Context: an optimization exercise on an open-source flow, tuned for small area. The choices shown serve that exercise and are no tape-out recipe. Where RTL was checked, it was by simulation tests only, not by an equivalence proof against the original. The series may have gaps, and a smaller design here may also do less where the tests do not look. No functional check of the RTL was part of run 3. No activity file was given, so power comes from the tool's default toggle rates.

File: config.mk
export PLATFORM = sky130hd
export DESIGN_NAME = ICache_pipeline
export DESIGN_NICKNAME = ICache_pipeline
export VERILOG_FILES = /design/flow/design.v
export SDC_FILE = /design/flow/constraint.sdc
export NUM_CORES = 4
export LEC_CHECK = 0
export CAP_MARGIN = 10
export CORE_MARGIN = 2
export CORE_UTILIZATION = 40
export CTS_BUF_LIST = sky130_fd_sc_hd__clkbuf_16
export CTS_CLUSTER_DIAMETER = 80
export CTS_CLUSTER_SIZE = 24
export SLEW_MARGIN = 10
export SYNTH_HIERARCHICAL = 1
File: constraint.sdc
create_clock -name core_clock -period 12.0 [get_ports {clk}]
set_input_delay 2.4000 -clock core_clock [delete_from_list [all_inputs] [get_ports {clk}]]
set_output_delay 2.4000 -clock core_clock [all_outputs]
set_load 0.01 [all_outputs]
File: run.sh
#!/bin/bash
# synth_recipe.tcl (not shown) runs the flow's synth.tcl, then flattens the netlist and writes it again
# the make line also repeats each setting of config.mk as NAME=value (left out here)
make -C /OpenROAD-flow-scripts/flow DESIGN_CONFIG=/design/flow/config.mk WORK_HOME=/design/flow/orfs CLKGATE_MAP_FILE= SYNTH_SCRIPT=/design/flow/synth_recipe.tcl finish
File: design.v
`timescale 1ns / 1ps
module c_aoi222(input a1, input b1, input a2, input b2, input a3, input b3, output y);
    assign y = ~((a1 & b1) | (a2 & b2) | (a3 & b3));
endmodule
module c_nand2(input a, input b, output y);
    assign y = ~(a & b);
endmodule
module c_nand3(input a, input b, input c, output y);
    assign y = ~(a & b & c);
endmodule
module c_nand4(input a, input b, input c, input d, output y);
    assign y = ~(a & b & c & d);
endmodule
module c_inv(input a, output y);
    assign y = ~a;
endmodule
module c_nor2(input a, input b, output y);
    assign y = ~(a | b);
endmodule
module c_or2(input a, input b, output y);
    assign y = a | b;
endmodule
module c_or3(input a, input b, input c, output y);
    assign y = a | b | c;
endmodule
module ao8(input [7:0] s, input [7:0] d, output y);
    wire [3:0] n;
    c_aoi222 g0(s[0], d[0], s[1], d[1], s[2], d[2], n[0]);
    c_aoi222 g1(s[3], d[3], s[4], d[4], s[5], d[5], n[1]);
    c_nand2  g2(s[6], d[6], n[2]);
    c_nand2  g3(s[7], d[7], n[3]);
    c_nand4  h0(n[0], n[1], n[2], n[3], y);
endmodule
module ao16(input [15:0] s, input [15:0] d, output y);
    wire [5:0] n;
    wire [1:0] o;
    c_aoi222 g0(s[0],  d[0],  s[1],  d[1],  s[2],  d[2],  n[0]);
    c_aoi222 g1(s[3],  d[3],  s[4],  d[4],  s[5],  d[5],  n[1]);
    c_aoi222 g2(s[6],  d[6],  s[7],  d[7],  s[8],  d[8],  n[2]);
    c_aoi222 g3(s[9],  d[9],  s[10], d[10], s[11], d[11], n[3]);
    c_aoi222 g4(s[12], d[12], s[13], d[13], s[14], d[14], n[4]);
    c_nand2  g5(s[15], d[15], n[5]);
    c_nand3  h0(n[0], n[1], n[2], o[0]);
    c_nand3  h1(n[3], n[4], n[5], o[1]);
    c_or2    h2(o[0], o[1], y);
endmodule
module ao32(input [31:0] s, input [31:0] d, output y);
    wire [11:0] n;
    wire [2:0] o;
    genvar i;
    for (i = 0; i < 10; i = i + 1) begin : g
        c_aoi222 a(s[3*i], d[3*i], s[3*i+1], d[3*i+1], s[3*i+2], d[3*i+2], n[i]);
    end
    c_nand2 g10(s[30], d[30], n[10]);
    c_nand2 g11(s[31], d[31], n[11]);
    c_nand4 h0(n[0], n[1], n[2],  n[3],  o[0]);
    c_nand4 h1(n[4], n[5], n[6],  n[7],  o[1]);
    c_nand4 h2(n[8], n[9], n[10], n[11], o[2]);
    c_or3   h3(o[0], o[1], o[2], y);
endmodule
module dec16(input [3:0] a, output [15:0] y);
    wire [3:0] an;
    wire [3:0] lo_n, hi_n;
    genvar i;
    for (i = 0; i < 4; i = i + 1) begin : g_inv
        c_inv v(a[i], an[i]);
    end
    c_nand2 l0(an[1], an[0], lo_n[0]);
    c_nand2 l1(an[1], a[0],  lo_n[1]);
    c_nand2 l2(a[1],  an[0], lo_n[2]);
    c_nand2 l3(a[1],  a[0],  lo_n[3]);
    c_nand2 h0(an[3], an[2], hi_n[0]);
    c_nand2 h1(an[3], a[2],  hi_n[1]);
    c_nand2 h2(a[3],  an[2], hi_n[2]);
    c_nand2 h3(a[3],  a[2],  hi_n[3]);
    for (i = 0; i < 16; i = i + 1) begin : g_out
        c_nor2 n(lo_n[i % 4], hi_n[i / 4], y[i]);
    end
endmodule
`timescale 1ns / 1ps
module ICache_pipeline #(
    parameter IW = 4,               
    parameter TW = 28 - IW          
)(
    input wire clk,
    input wire rst,
    input wire iuncache_i,
    output wire stall,
    input wire flush,
    input wire valid,
    input wire [31:0] vaddr_i1,
    input wire [31:0] vaddr_i2,
    input wire [31:0] paddr_i,
    output wire data_ok1,
    output wire data_ok2,
    output wire [31:0] rdata1,
    output wire [31:0] rdata2,
    output wire [31:0] raddr1,
    output wire [31:0] raddr2,
    output wire [7:0] rd_len,
    output wire rd_req,
    output wire [31:0] rd_addr,
    input wire ret_valid,
    input wire [127:0] ret_data
    );
    localparam NS = 1 << IW;
    wire [TW-1:0] ptag_1  = paddr_i[31:4+IW];
    wire [IW-1:0] index_1 = paddr_i[4+IW-1:4];
    reg [TW-1:0] ptag_2;
    reg [IW-1:0] index_2;
    reg [3:0]    offset_2;
    reg          valid_2;
    reg          iuncache_2;
    reg [31:0]   vaddr_i1_2;
    reg [31:0]   vaddr_i2_2;
    always @(posedge clk) begin
        if (~rst | flush) begin
            valid_2    <= 1'b0;
            iuncache_2 <= 1'b0;
            ptag_2     <= {TW{1'b0}};
            index_2    <= {IW{1'b0}};
        end else if (!stall) begin
            valid_2    <= valid;
            iuncache_2 <= iuncache_i;
            ptag_2     <= ptag_1;
            index_2    <= index_1;
        end
    end
    always @(posedge clk) begin
        if (!stall) begin
            offset_2   <= paddr_i[3:0];
            vaddr_i1_2 <= vaddr_i1;
            vaddr_i2_2 <= vaddr_i2;
        end
    end
    reg [127:0]  data0 [0:NS-1];
    reg [127:0]  data1 [0:NS-1];
    reg [TW-1:0] tag0  [0:NS-1];
    reg [TW-1:0] tag1  [0:NS-1];
    reg [NS-1:0] vld0, vld1;
    reg [NS-1:0] LRU;
    wire [NS-1:0] dec;
    integer k;
    dec16 u_dec(.a(index_2), .y(dec));
    wire LRU_current;
    ao16 u_lru(.s(dec), .d(LRU), .y(LRU_current));
    wire wea_way0 = ret_valid & ~LRU_current;
    wire wea_way1 = ret_valid &  LRU_current;
    always @(posedge clk) begin
        for (k = 0; k < NS; k = k + 1) begin
            if (wea_way0 && dec[k]) begin
                data0[k] <= ret_data;
                tag0[k]  <= ptag_2;
            end
            if (wea_way1 && dec[k]) begin
                data1[k] <= ret_data;
                tag1[k]  <= ptag_2;
            end
        end
    end
    always @(posedge clk) begin
        if (~rst) begin
            vld0 <= {NS{1'b0}};
            vld1 <= {NS{1'b0}};
        end else begin
            vld0 <= vld0 | ({NS{wea_way0}} & dec);
            vld1 <= vld1 | ({NS{wea_way1}} & dec);
        end
    end
    wire [TW-1:0] tag0_r, tag1_r;
    wire vld0_r, vld1_r;
    genvar b, s;
    for (b = 0; b < TW; b = b + 1) begin : g_tag
        wire [NS-1:0] c0, c1;
        for (s = 0; s < NS; s = s + 1) begin : g_set
            assign c0[s] = tag0[s][b];
            assign c1[s] = tag1[s][b];
        end
        ao16 u0(.s(dec), .d(c0), .y(tag0_r[b]));
        ao16 u1(.s(dec), .d(c1), .y(tag1_r[b]));
    end
    ao16 u_vld0(.s(dec), .d(vld0), .y(vld0_r));
    ao16 u_vld1(.s(dec), .d(vld1), .y(vld1_r));
    wire hit_judge_way0 = vld0_r && (tag0_r == ptag_2);
    wire hit_judge_way1 = vld1_r && (tag1_r == ptag_2);
    wire hit  = (hit_judge_way0 | hit_judge_way1) && valid_2 && !iuncache_2;
    wire nhit = iuncache_2 ? 1'b1 : ~(hit_judge_way0 | hit_judge_way1) & valid_2;
    wire [2*NS-1:0] lsel = {dec & {NS{~hit_judge_way0}}, dec & {NS{hit_judge_way0}}};
    wire [127:0] line;
    for (b = 0; b < 128; b = b + 1) begin : g_line
        wire [2*NS-1:0] c;
        for (s = 0; s < NS; s = s + 1) begin : g_set
            assign c[s]      = data0[s][b];
            assign c[NS + s] = data1[s][b];
        end
        ao32 u(.s(lsel), .d(c), .y(line[b]));
    end
    wire [1:0] w1 = offset_2[3:2];
    wire [1:0] w2 = offset_2[3:2] + 2'b1;
    wire [3:0] w1h = 4'b1 << w1;
    wire [3:0] w2h = 4'b1 << w2;
    wire u = iuncache_i & ret_valid;
    wire rv = nhit & ret_valid;
    wire [3:0] c1 = {4{hit & ~u}} & w1h;
    wire [3:0] r1 = u ? 4'b0001 : {4{rv}} & w1h;
    wire [3:0] c2 = {4{hit & (|vaddr_i2_2[3:0])}} & w2h;
    wire [3:0] r2 = {4{rv}} & w2h;
    for (b = 0; b < 32; b = b + 1) begin : g_out
        ao8 u1(.s({r1, c1}),
               .d({ret_data[96+b], ret_data[64+b], ret_data[32+b], ret_data[b],
                   line[96+b], line[64+b], line[32+b], line[b]}),
               .y(rdata1[b]));
        ao8 u2(.s({r2, c2}),
               .d({ret_data[96+b], ret_data[64+b], ret_data[32+b], ret_data[b],
                   line[96+b], line[64+b], line[32+b], line[b]}),
               .y(rdata2[b]));
    end
    always @(posedge clk) begin
        if (~rst)
            LRU <= {NS{1'b0}};
        else if (data_ok1 | data_ok2)
            LRU[index_1] <= hit ? hit_judge_way0 : !hit_judge_way0;
    end
    assign data_ok1 = (iuncache_2 && ret_valid) | hit | (nhit && ret_valid);
    assign data_ok2 = (iuncache_2 && ret_valid) ? 1'b0 :
                      (offset_2[3:2] == 2'b11) ? 1'b0 :
                      data_ok1;
    assign raddr1 = vaddr_i1_2;
    assign raddr2 = vaddr_i2_2;
    assign rd_len  = (iuncache_i & rd_req) ? 8'h0 : 8'h3;
    assign rd_req  = nhit && !ret_valid;
    assign rd_addr = iuncache_i ? {ptag_2, index_2, offset_2} : {ptag_2, index_2, 4'b0};
    assign stall = (iuncache_2 | nhit) & ~data_ok1;
endmodule
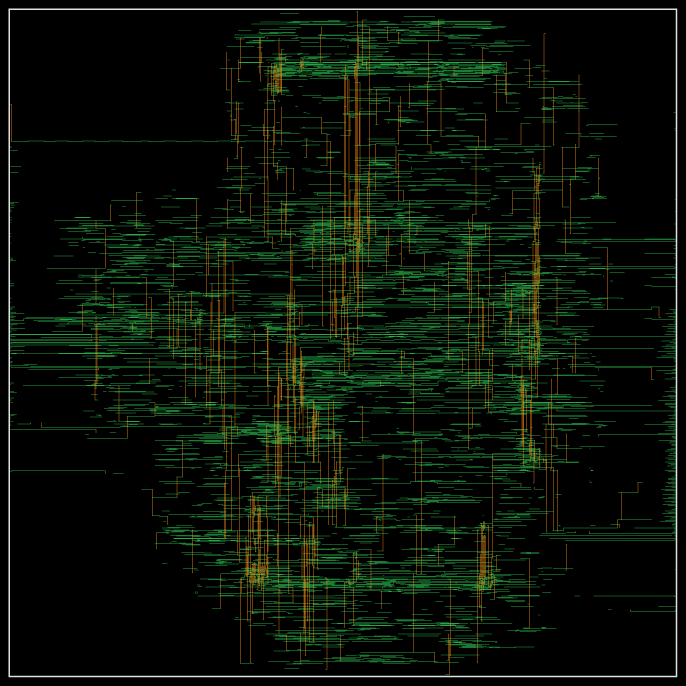
(run_1/wires.png)
(1 px per micron) Only two layers are drawn.
| layer | color | wire length |
|---|---|---|
| metal 3 | green | 80.7 mm |
| metal 4 | orange | 19,800 microns |
final WL: 568 mm
via count: 103,000
routed wirelength normalized by instance count: 37.7 microns
gr usage total: 24.6%

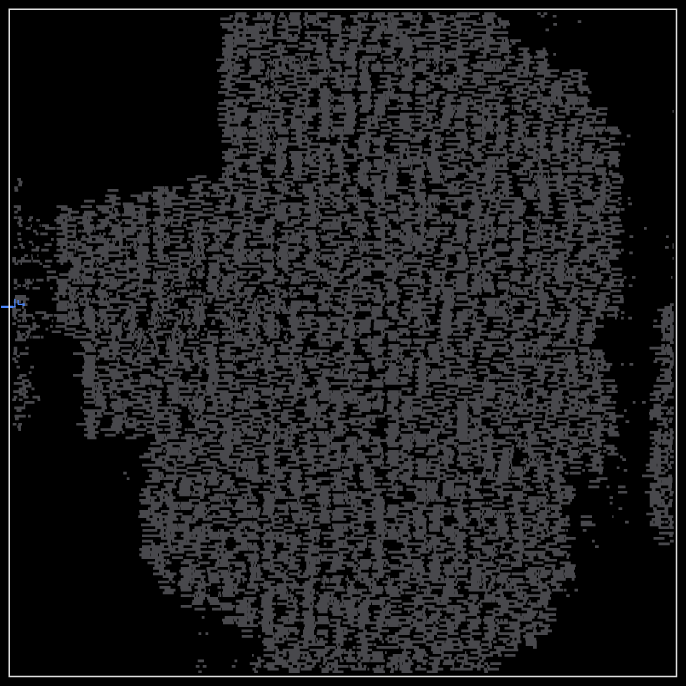
(run_1/io_fan.png)
(1 px per micron)
| port | color | direction | edge | end cells | buffers | wire |
|---|---|---|---|---|---|---|
| `flush` | blue | input | west | 1 | 1 | 21.4 microns |
top-level I/O count: 402
Buffers on Ports: 395

==> notes.md, run 1 <==
- The library cells used most frequently in the layout, excluding fill and tap cells, are edfxtp_1 (4,932), a222oi_1 (1,664), nand2_1 (472).
- The critical path depth is 20.
- The antenna violation net count after detailed routing is 0.
- The library cell with the largest summed area after synthesis is edfxtp_1.
- Setup violations remaining at the end of the flow were counted as 0.
- The number of instances in the synthesized netlist is 8,277.
- Final hold analysis gives a worst-case slack of 0.469 ns.
- The worst hold path terminates at LRU[4].
- The final critical path takes up 92.8% of the cycle.
- TritonCTS built the clock tree.
- Headroom to the max-slew limit came out at 12.6%.
- In this run the standard cell core region covers 437,000 sq um.
- The full die area is 443,000 sq um.
- The combinational gate power is 1080 uW.
- The layer with the highest usage after global routing is met2.
- After detailed placement, the total cell area comes to 190,000 sq um.
- Sequential elements use 85.4% of the synthesized area.
- The placer's final routability congestion estimate is 0.842.
- The share of layout cells above drive strength 1 is 8.05%.
- The dominant power group in this design is registers.
- The number of buffer and inverter instances along the worst setup path is 5.
- The library cell used most frequently in the layout, excluding fill and tap cells, is edfxtp_1.
- The area of all placed cells without fillers is 197,000 sq um.
- The run finished with no timing, DRC or antenna violations.
- The highest fanout seen on the critical path is 81.
- The leading register cell type out of synthesis is edfxtp_1.
- The switching component of the power is 6210 uW.
- The number of cells on the worst reg-to-reg path is 15.
- The detailed router's first-iteration violation count is 23,600.
- The fraction of synthesis flops using an asynchronous set or reset pin is 0%.
- The HPWL after detailed placement is 300 mm.
- The worst setup path endpoint is rdata1[13].
- Cells fill 45.0% of the core in the end.
- In the final routing, the length of wire on met1 measures 208 mm.
- In this run, synthesis produced a sequential element count of 5,010.
- After synthesis, the largest family of logic cells by area is compound AO/OA/AOI/OAI gates.
- In this run the most critical hold path is launched from LRU[4].
- The initial antenna violation count is 56.
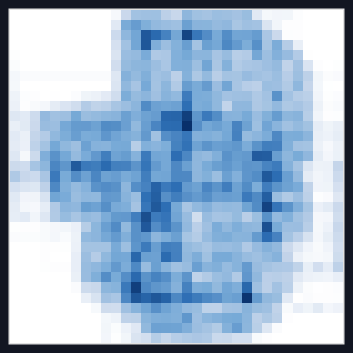
(run_1/metal_density.png)
(0.5 px per micron) The die is cut into 33 by 33 equal tiles; white is low, dark blue is high, scaled to the fullest tile. Values are wire area over tile area, all layers added.
nearly empty tiles: 20%
mean over tiles: 0.22
fullest tile: 0.68

==> run 1 -> run 2 <==
--- a/config.mk
+++ b/config.mk
@@ -5,11 +5,11 @@
 export SDC_FILE = /design/flow/constraint.sdc
 export NUM_CORES = 4
 export LEC_CHECK = 0
-export CAP_MARGIN = 10
+export CAP_MARGIN = 5
 export CORE_MARGIN = 2
 export CORE_UTILIZATION = 40
 export CTS_BUF_LIST = sky130_fd_sc_hd__clkbuf_16
 export CTS_CLUSTER_DIAMETER = 80
-export CTS_CLUSTER_SIZE = 24
-export SLEW_MARGIN = 10
+export CTS_CLUSTER_SIZE = 26
+export SLEW_MARGIN = 5
 export SYNTH_HIERARCHICAL = 1
==> run 2 against run 1 <==
Net effect: still clean on timing, DRC and antenna; routed wire length is essentially flat; sequential power about the same; via count down 0.25%; maximum frequency up 1.1%; synthesized cell count unchanged; sequential share of layout area up 0.12 points; clock power decreased by 2.7%; first-iteration DRC count down 0.49%; setup slack better by 0.12 ns; design area decreased by 0.16%; clock skew shrank 0.013 ns; critical path type unchanged; largest power group unchanged.
==> notes.md, run 2 <==
- The synthesized design contains 5,010 register bits.
- The fraction of synthesis flops using an asynchronous set or reset pin is 0%.
- The critical path contains buffers and inverters numbering 4 combined.
- The run finished with no timing, DRC or antenna violations.
- The combinational gate power is 1080 uW.
- Among all flip-flop cells after synthesis, the most frequent one is edfxtp_1.
- The largest share of the power goes to registers.
- The final count of hold timing violations was 0.
- In this run, post-CTS repair resized a total of 0 instances.
- The layer with the highest usage after global routing is met2.
- Final hold analysis gives a worst-case slack of 0.471 ns.
- During I/O placement, the number of pins put on the boundary was 402.
- The initial antenna violation count was 63.
- The normalized max-slew margin is 5.64%.
- The share of the Yosys chip area taken by registers is 85.4%.
- The met2 routed wirelength is 259 mm.
- The library cell with the largest summed area after synthesis is edfxtp_1.
- 3,220 cells are multi-input combinational gates.
- The final period utilization is 91.8%.
- The clock tree from TritonCTS is done.
- After routing the design area is 196,000 sq um.
- The hold path endpoint is LRU[4].
- The highest fanout seen on the critical path is 66.
- Of the cells placed in the final design, the portion with a size suffix greater than 1 is 7.67%.
- The detailed router's first-iteration violation count is 23,500.
- The commonest non-fill, non-tap cell in the layout is edfxtp_1.
- The number of instances in the synthesized netlist is 8,277.
- Summing all placed instances gives a cell area of 190,000 sq um.
- In the synthesized netlist, the cells that appear most often are edfxtp_1 (4,932), a222oi_1 (1,664), nand2_1 (472), nand4_1 (465), or3_1 (128).
- The critical path depth is 19.
- Counting the clock-network buffers in the layout gives 228.
- By area, the combinational part of the netlist is dominated by compound AO/OA/AOI/OAI gates.
- For this design the total switching power over the nets is 6140 uW.
- The HPWL after detailed placement is 300 mm.
- The number of design rule violations left after detail routing is 0.
- The region available for standard cell placement spans 437,000 sq um.
- The final-stage net count is 9,436.
- The count of buffers inserted at the top-level ports is 395.
- Leaving out fill and tap cells, the most frequent cells in the layout are edfxtp_1 (4,932), a222oi_1 (1,664), nand2_1 (472).
- The worst setup path endpoint is rdata2[31].
- In this run the remaining antenna-violating nets after routing total 0.
- The placer's final routability congestion estimate is 0.842.
- The floorplan step defined a die boundary enclosing 443,000 sq um.
- Cells fill 44.9% of the core in the end.
- The number of endpoints failing setup at the final stage is 0.
- The startpoint identified for the worst hold timing path is LRU[4].
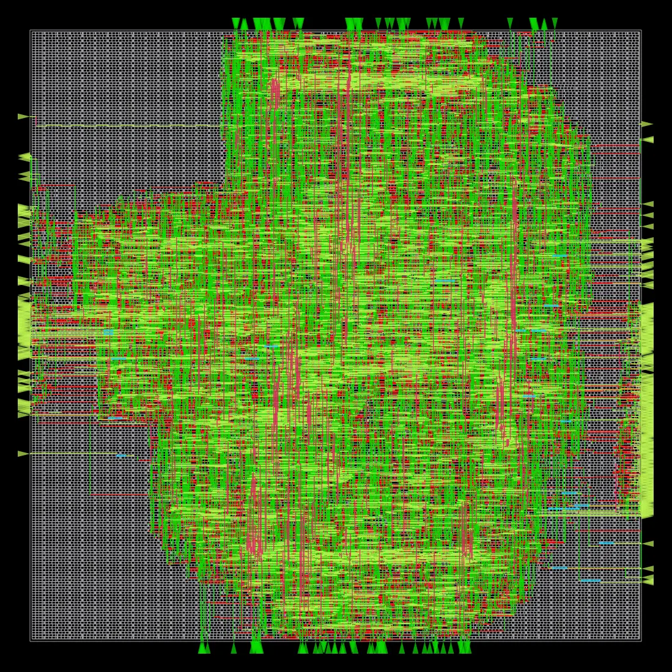
(run_2/routing.png)
via count: 102,000
gr usage total: 24.6%
wire length on met1: 208 mm

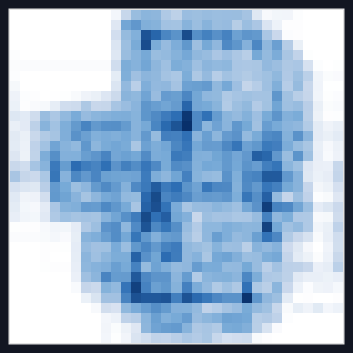
(run_2/metal_density.png)
(0.5 px per micron) The die is cut into 33 by 33 equal tiles; white is low, dark blue is high, scaled to the fullest tile. Values are wire area over tile area, all layers added.
mean over tiles: 0.22
nearly empty tiles: 20%
tiles over half the peak: 27%
fullest tile: 0.67
emptiest ninth of the die: north-west
densest ninth of the die: center
final WL: 568 mm
routed wirelength normalized by instance count: 37.7 microns

## Run 3: files that changed since run 2, shown whole
==> design.v <==
`timescale 1ns / 1ps
module Tagv_dual_ram #(
    parameter AW = 4,
    parameter DW = 25
)(
    input  wire          rst,       
    input  wire          clka,
    input  wire          ena,
    input  wire          wea,
    input  wire [AW-1:0] addra,
    input  wire [DW-1:0] dina,
    input  wire          clkb,
    input  wire          enb,
    input  wire [AW-1:0] addrb,
    output reg  [DW-1:0] doutb
);
    reg [DW-2:0]      tag [0:(1<<AW)-1];
    reg [(1<<AW)-1:0] vld;
    always @(posedge clka) begin
        if (ena && wea)
            tag[addra] <= dina[DW-2:0];
    end
    always @(posedge clka) begin
        if (~rst)
            vld <= {(1<<AW){1'b0}};
        else if (ena && wea)
            vld[addra] <= dina[DW-1];
    end
    always @(posedge clkb) begin
        if (enb)
            doutb <= {vld[addrb], tag[addrb]};
    end
endmodule
module Data_dual_ram #(
    parameter AW = 4,
    parameter DW = 32
)(
    input  wire          clka,
    input  wire          ena,
    input  wire          wea,
    input  wire [AW-1:0] addra,
    input  wire [DW-1:0] dina,
    input  wire          clkb,
    input  wire          enb,
    input  wire [AW-1:0] addrb,
    output reg  [DW-1:0] doutb
);
    reg [DW-1:0] mem [0:(1<<AW)-1];
    always @(posedge clka) begin
        if (ena && wea)
            mem[addra] <= dina;
    end
    always @(posedge clkb) begin
        if (enb)
            doutb <= mem[addrb];
    end
endmodule
`timescale 1ns / 1ps
module ICache_pipeline #(
    parameter IW = 4,               
    parameter TW = 28 - IW          
)(
    input wire clk,
    input wire rst,
    input wire iuncache_i,
    output wire stall, 
    input wire flush,
    input wire valid,            
    input wire [31:0] vaddr_i1,
    input wire [31:0] vaddr_i2,
    input wire [31:0] paddr_i,
    output wire data_ok1,        
    output wire data_ok2,
    output wire [31:0] rdata1,
    output wire [31:0] rdata2,
    output wire [31:0] raddr1,
    output wire [31:0] raddr2,
    output wire [7:0] rd_len,
    output wire rd_req,           
    output wire [31:0] rd_addr,   
    input wire ret_valid,         
    input wire [127:0] ret_data
    );
    wire [TW-1:0] ptag_1;
    wire [IW-1:0] index_1;
    wire [3:0] offset_1;
    wire valid_1;
    wire [31:0] vaddr_i1_1;
    wire [31:0] vaddr_i2_1;
    reg [TW-1:0] ptag_2;
    reg [IW-1:0] index_2;
    reg [3:0] offset_2;
    reg valid_2;
    reg [31:0] vaddr_i1_2;
    reg [31:0] vaddr_i2_2;
    reg iuncache_2;
    assign ptag_1 = paddr_i[31:4+IW];
    assign index_1 = paddr_i[4+IW-1:4];
    assign offset_1 = paddr_i[3:0];
    assign valid_1 = valid;
    assign vaddr_i1_1 = vaddr_i1;
    assign vaddr_i2_1 = vaddr_i2;
    wire [IW-1:0] read_addr = stall ? index_2 : index_1;
    wire wea_way0;
    wire [TW:0] way0_tagv;
    wire [31:0] way0_cacheline[3:0];
    Tagv_dual_ram #(.AW(IW), .DW(TW+1)) tagv_way0(.rst(rst), .addra(index_2), .clka(clk), .dina({1'b1, ptag_2}), .ena(wea_way0), .wea(wea_way0), .addrb(read_addr), .clkb(clk), .doutb(way0_tagv), .enb(1'b1));
    Data_dual_ram #(.AW(IW)) Bank0_way0(.addra(index_2), .clka(clk), .dina(read_from_AXI[0]), .ena(wea_way0), .wea(wea_way0), .addrb(read_addr), .clkb(clk), .doutb(way0_cacheline[0]), .enb(1'b1));
    Data_dual_ram #(.AW(IW)) Bank1_way0(.addra(index_2), .clka(clk), .dina(read_from_AXI[1]), .ena(wea_way0), .wea(wea_way0), .addrb(read_addr), .clkb(clk), .doutb(way0_cacheline[1]), .enb(1'b1));
    Data_dual_ram #(.AW(IW)) Bank2_way0(.addra(index_2), .clka(clk), .dina(read_from_AXI[2]), .ena(wea_way0), .wea(wea_way0), .addrb(read_addr), .clkb(clk), .doutb(way0_cacheline[2]), .enb(1'b1));
    Data_dual_ram #(.AW(IW)) Bank3_way0(.addra(index_2), .clka(clk), .dina(read_from_AXI[3]), .ena(wea_way0), .wea(wea_way0), .addrb(read_addr), .clkb(clk), .doutb(way0_cacheline[3]), .enb(1'b1));
    wire wea_way1;
    wire [TW:0] way1_tagv;
    wire [31:0] way1_cacheline[3:0];
    Tagv_dual_ram #(.AW(IW), .DW(TW+1)) tagv_way1(.rst(rst), .addra(index_2), .clka(clk), .dina({1'b1, ptag_2}), .ena(wea_way1), .wea(wea_way1), .addrb(read_addr), .clkb(clk), .doutb(way1_tagv), .enb(1'b1));
    Data_dual_ram #(.AW(IW)) Bank0_way1(.addra(index_2), .clka(clk), .dina(read_from_AXI[0]), .ena(wea_way1), .wea(wea_way1), .addrb(read_addr), .clkb(clk), .doutb(way1_cacheline[0]), .enb(1'b1));
    Data_dual_ram #(.AW(IW)) Bank1_way1(.addra(index_2), .clka(clk), .dina(read_from_AXI[1]), .ena(wea_way1), .wea(wea_way1), .addrb(read_addr), .clkb(clk), .doutb(way1_cacheline[1]), .enb(1'b1));
    Data_dual_ram #(.AW(IW)) Bank2_way1(.addra(index_2), .clka(clk), .dina(read_from_AXI[2]), .ena(wea_way1), .wea(wea_way1), .addrb(read_addr), .clkb(clk), .doutb(way1_cacheline[2]), .enb(1'b1));
    Data_dual_ram #(.AW(IW)) Bank3_way1(.addra(index_2), .clka(clk), .dina(read_from_AXI[3]), .ena(wea_way1), .wea(wea_way1), .addrb(read_addr), .clkb(clk), .doutb(way1_cacheline[3]), .enb(1'b1));
    always@(posedge clk)begin
        if(~rst | flush)begin
            valid_2 <= 1'b0;
            ptag_2 <= {TW{1'b0}};
            index_2 <= {IW{1'b0}};
            offset_2 <= 4'b0;
            vaddr_i1_2 <= 32'b0;
            vaddr_i2_2 <= 32'b0;
            iuncache_2 <= 1'b0;
        end else if(stall)begin
            valid_2 <= valid_2;
            ptag_2 <= ptag_2;
            index_2 <= index_2;
            offset_2 <= offset_2;
            vaddr_i1_2 <= vaddr_i1_2;
            vaddr_i2_2 <= vaddr_i2_2;
            iuncache_2 <= iuncache_2;
        end else begin
            valid_2 <= valid_1;
            ptag_2 <= ptag_1;
            index_2 <= index_1;
            offset_2 <= offset_1;
            vaddr_i1_2 <= vaddr_i1_1;
            vaddr_i2_2 <= vaddr_i2_1;
            iuncache_2 <= iuncache_i;
        end
    end
    wire hit;                                
    wire nhit;
    wire hit_judge_way0;
    wire hit_judge_way1;
    reg [(1<<IW)-1:0] LRU;     
    wire LRU_current = LRU[index_2];
    always@(posedge clk)begin
        if(~rst)begin
            LRU <= {(1<<IW){1'b0}};
        end else if((data_ok1 | data_ok2) && hit)begin
            LRU[index_1] <= hit_judge_way0;
        end else if((data_ok1 | data_ok2) && !hit)begin
            LRU[index_1] <= !hit_judge_way0;
        end else begin
            LRU <= LRU;
        end
    end
    wire [31:0]read_from_AXI[3:0];
    for(genvar i = 0 ;i < 4; i = i+1) begin
        assign read_from_AXI[i] = ret_data[32*(i+1)-1:32*i];
    end
    reg collision_way0;
    reg collision_way1;
    reg [31:0]inst1_from_mem_2;
    reg [31:0]inst2_from_mem_2;
    reg [TW:0]tagv_way0_2;
    reg [TW:0]tagv_way1_2;
    always@(posedge clk)begin
        collision_way0 <= (wea_way0 && index_1 == index_2);
        collision_way1 <= (wea_way1 && index_1 == index_2);
        inst1_from_mem_2 <= read_from_AXI[offset_1[3:2]];
        inst2_from_mem_2 <= read_from_AXI[offset_1[3:2]+2'h1];
        tagv_way0_2 <= {1'b1,ptag_2};
        tagv_way1_2 <= {1'b1,ptag_2};
    end
    assign wea_way0 = (ret_valid && LRU_current == 1'b0);
    assign wea_way1 = (ret_valid && LRU_current == 1'b1);
    wire [31:0]inst1_way0 = collision_way0 ? inst1_from_mem_2 : way0_cacheline[offset_2[3:2]];      
    wire [31:0]inst2_way0 = ~(|raddr2[3:0]) ? 32'b0 : collision_way0 ? inst2_from_mem_2 : way0_cacheline[offset_2[3:2] + 2'b1];
    wire [31:0]inst1_way1 = collision_way1 ? inst1_from_mem_2 : way1_cacheline[offset_2[3:2]];
    wire [31:0]inst2_way1 = ~(|raddr2[3:0]) ? 32'b0 : collision_way1 ? inst2_from_mem_2 : way1_cacheline[offset_2[3:2] + 2'b1];
    wire [TW:0]tagv_final_way0 = collision_way0 ? tagv_way0_2 : way0_tagv;
    wire [TW:0]tagv_final_way1 = collision_way1 ? tagv_way1_2 : way1_tagv;
    assign hit_judge_way0 = (tagv_final_way0[TW] != 1'b1) ? 1'b0 : 
                            (ptag_2 == tagv_final_way0[TW-1:0]) ? 1'b1 : 1'b0;
    assign hit_judge_way1 = (tagv_final_way1[TW] != 1'b1) ? 1'b0 : 
                            (ptag_2 == tagv_final_way1[TW-1:0]) ? 1'b1 : 1'b0;
    assign hit = (hit_judge_way0 | hit_judge_way1) && valid_2 && !iuncache_2;
    assign nhit = iuncache_2 ? 1'b1 : ~(hit_judge_way0 | hit_judge_way1) & valid_2;    
    assign data_ok1 = (iuncache_2 && ret_valid) ? 1'b1 :
                      hit ? 1'b1 : 
                      (nhit && ret_valid) ? 1'b1: 
                      1'b0;
    assign data_ok2 = (iuncache_2 && ret_valid) ? 1'b0 :
                      (offset_2[3:2] == 2'b11) ? 1'b0 : 
                      data_ok1;
    assign rdata1 = (iuncache_i && ret_valid) ? ret_data[31:0] :
                    (hit && hit_judge_way0) ? inst1_way0 : 
                    (hit && hit_judge_way1) ? inst1_way1 :
                    (nhit && ret_valid && offset_2[3:2] == 2'h0) ? read_from_AXI[0] :
                    (nhit && ret_valid && offset_2[3:2] == 2'h1) ? read_from_AXI[1] :
                    (nhit && ret_valid && offset_2[3:2] == 2'h2) ? read_from_AXI[2] :
                    (nhit && ret_valid && offset_2[3:2] == 2'h3) ? read_from_AXI[3] :
                    32'b0;
    assign rdata2 = (hit && hit_judge_way0) ? inst2_way0 : 
                    (hit && hit_judge_way1) ? inst2_way1 :
                    (nhit && ret_valid && offset_2[3:2] == 2'h0) ? read_from_AXI[1] :
                    (nhit && ret_valid && offset_2[3:2] == 2'h1) ? read_from_AXI[2] :
                    (nhit && ret_valid && offset_2[3:2] == 2'h2) ? read_from_AXI[3] :
                    (nhit && ret_valid && offset_2[3:2] == 2'h3) ? read_from_AXI[0] :
                    32'b0;
    assign raddr1 = vaddr_i1_2;
    assign raddr2 = vaddr_i2_2;
    assign rd_len = (iuncache_i & rd_req) ? 8'h0 : 8'h3;
    assign rd_req = (nhit && !ret_valid);
    assign rd_addr = iuncache_i ? {ptag_2, index_2, offset_2} : {ptag_2, index_2, 4'b0};
    assign stall = (iuncache_2 && data_ok1 == 1'b0) ? 1'b1 :
                   (nhit && data_ok1 == 1'b0) ? 1'b1 :1'b0 ;
endmodule
==> config.mk <==
export PLATFORM = sky130hd
export DESIGN_NAME = ICache_pipeline
export DESIGN_NICKNAME = ICache_pipeline
export VERILOG_FILES = /design/flow/design.v
export SDC_FILE = /design/flow/constraint.sdc
export NUM_CORES = 4
export LEC_CHECK = 0
export CAP_MARGIN = 20
export CORE_MARGIN = 2
export CORE_UTILIZATION = 40
export SLEW_MARGIN = 20
==> run 3 against run 2 <==
Net effect: die area is 21% higher; clock power grew 96%; design area rose by 24%; largest cell class unchanged; final cell count is 52% higher; sequential power is 9% higher; highest routed layer unchanged; setup slack improved by 0.62 ns.
==> notes.md, run 3 <==
- The number of buffers and inverters on the critical path is 2.
- The total of clock buffers placed in the layout is 851.
- The hold path endpoint is tagv_way0_2[17].
- The top cell types in the final layout, fill and taps aside, are edfxtp_1 (4,864), nand2_1 (3,198), a21oi_1 (1,365).
- The share of the yosys chip area belonging to registers is 74.0%.
- The share of layout cells above drive strength 1 is 9.92%.
- The leading register cell type out of synthesis is edfxtp_1.
- The final count of hold timing violations is 0.
- The flow ran to the end and the layout has no timing, DRC or antenna violations.
- The main combinational cell family by area after synthesis is simple AND/OR/NAND/NOR gates.
- The commonest cells after synthesis are edfxtp_1 (4,864), nand2_1 (3,201), a21oi_1 (1,365), mux2i_1 (973), nand3_1 (939).
- Power attributed to combinational cells is 3600 uW.
- The initial antenna violation count was 63.
- Along the worst path, the maximum fanout reaches 47.
- The final critical path takes up 86.6% of the cycle.
- The placeable core region is 528,000 sq um.
- Cells fill 46.0% of the core in the end.
- Measured against its own limit, the worst slew margin works out to 18.4%.
- The HPWL after detailed placement is 372 mm.
- The area of all placed cells without fillers is 243,000 sq um.
- The critical path crosses 12 cells after its start point.
- The hold path startpoint is ptag_2[17].
- The fraction of synthesis flops using an asynchronous set or reset pin is 0%.
- The antenna violation net count after detailed routing is 0.
- Counting flops and latches in the post-synthesis netlist gives 5,406.
- In this run the tool buffered the top-level ports with 395 buffer cells.
- 402 I/O pins were placed.
- Across all hold checks on the routed design, the worst slack comes to 0.404 ns.
- The final layout contains 15,700 nets.
- The commonest non-fill, non-tap cell in the layout is edfxtp_1.
- The multi-input combinational cell count is 8,599.
- The number of endpoints failing setup at the final stage is 0.
- The layer with the highest usage after global routing is met2.
- The die covers 536,000 sq um.
- The detailed router's first-iteration violation count is 18,900.
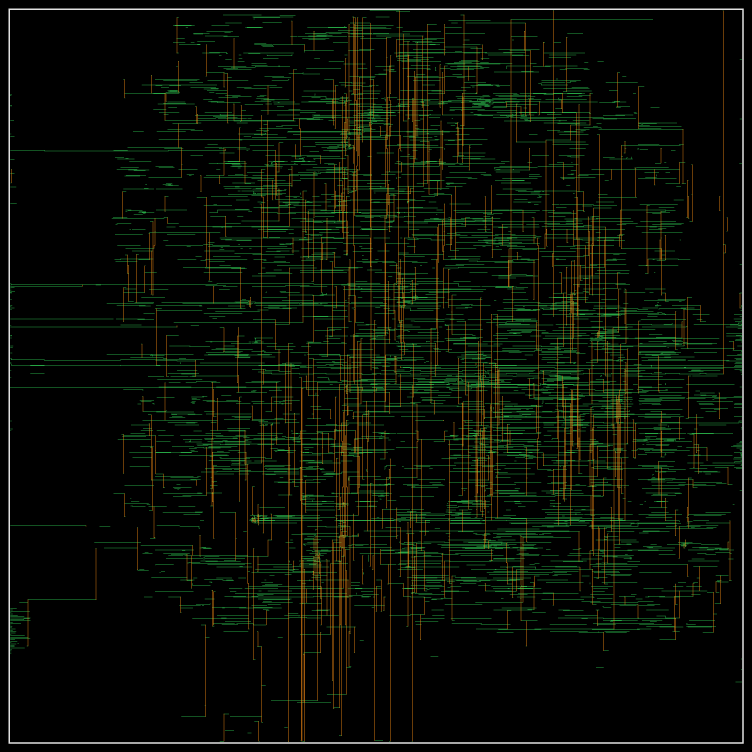
(run_3/wires.png)
(1 px per micron) Only two layers are drawn.
| layer | color | wire length |
|---|---|---|
| metal 4 | orange | 31.7 mm |
| metal 3 | green | 69.6 mm |
final WL: 720 mm
routed wirelength normalized by instance count: 31.4 microns
via count: 136,000
gr usage total: 26.0%

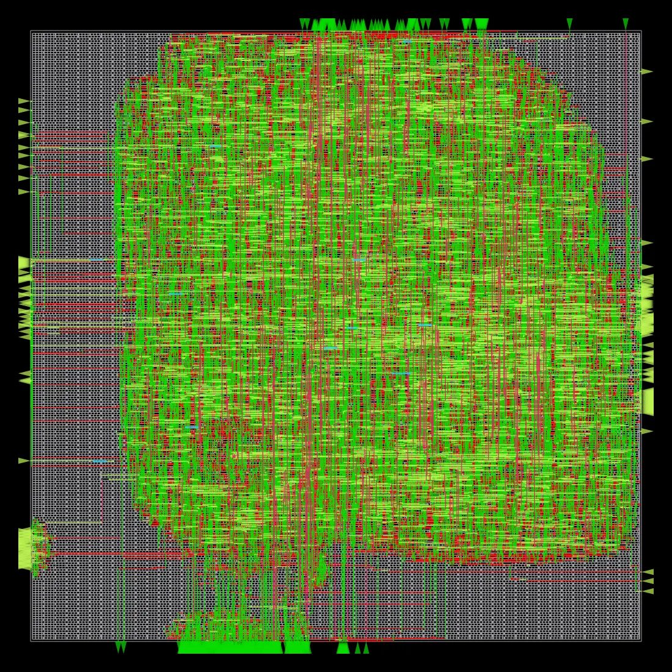
(run_3/routing.png)
met2 wire len: 337 mm
uppermost layer routed: met5
wire length on met1: 282 mm

static timing again, ports no longer ideal:
No port has a modelled driver above. Below, the same layouts with a new extraction and two added sets of constraints. Step 1 sets driving cells, clkbuf_16 on the clock port and buf_2 on the other inputs (assumed; they add their load-dependent delay and slew). Step 2 times the ports against the registers' clock, not the clock port: input delays grow and output delays shrink by t, the midpoint of the rising clock arrivals with the driver on. a / b / c = ideal / step 1 / step 2; a / b = the first two.
| run | t, ns | setup slack, ns | clock arrival spread, ns | pins driven straight from the clock port |
|---|---|---|---|---|
| run 1 | 1.093 | 0.866 / 0.754 / 1.847 | 0.137 / 0.138 | 1 |
| run 2 | 1.073 | 0.990 / 0.875 / 1.948 | 0.132 / 0.132 | 1 |
| run 3 | 1.194 | 1.605 / 1.463 / 2.172 | 0.079 / 0.079 | 1 |
After both steps every run listed still meets setup and hold.
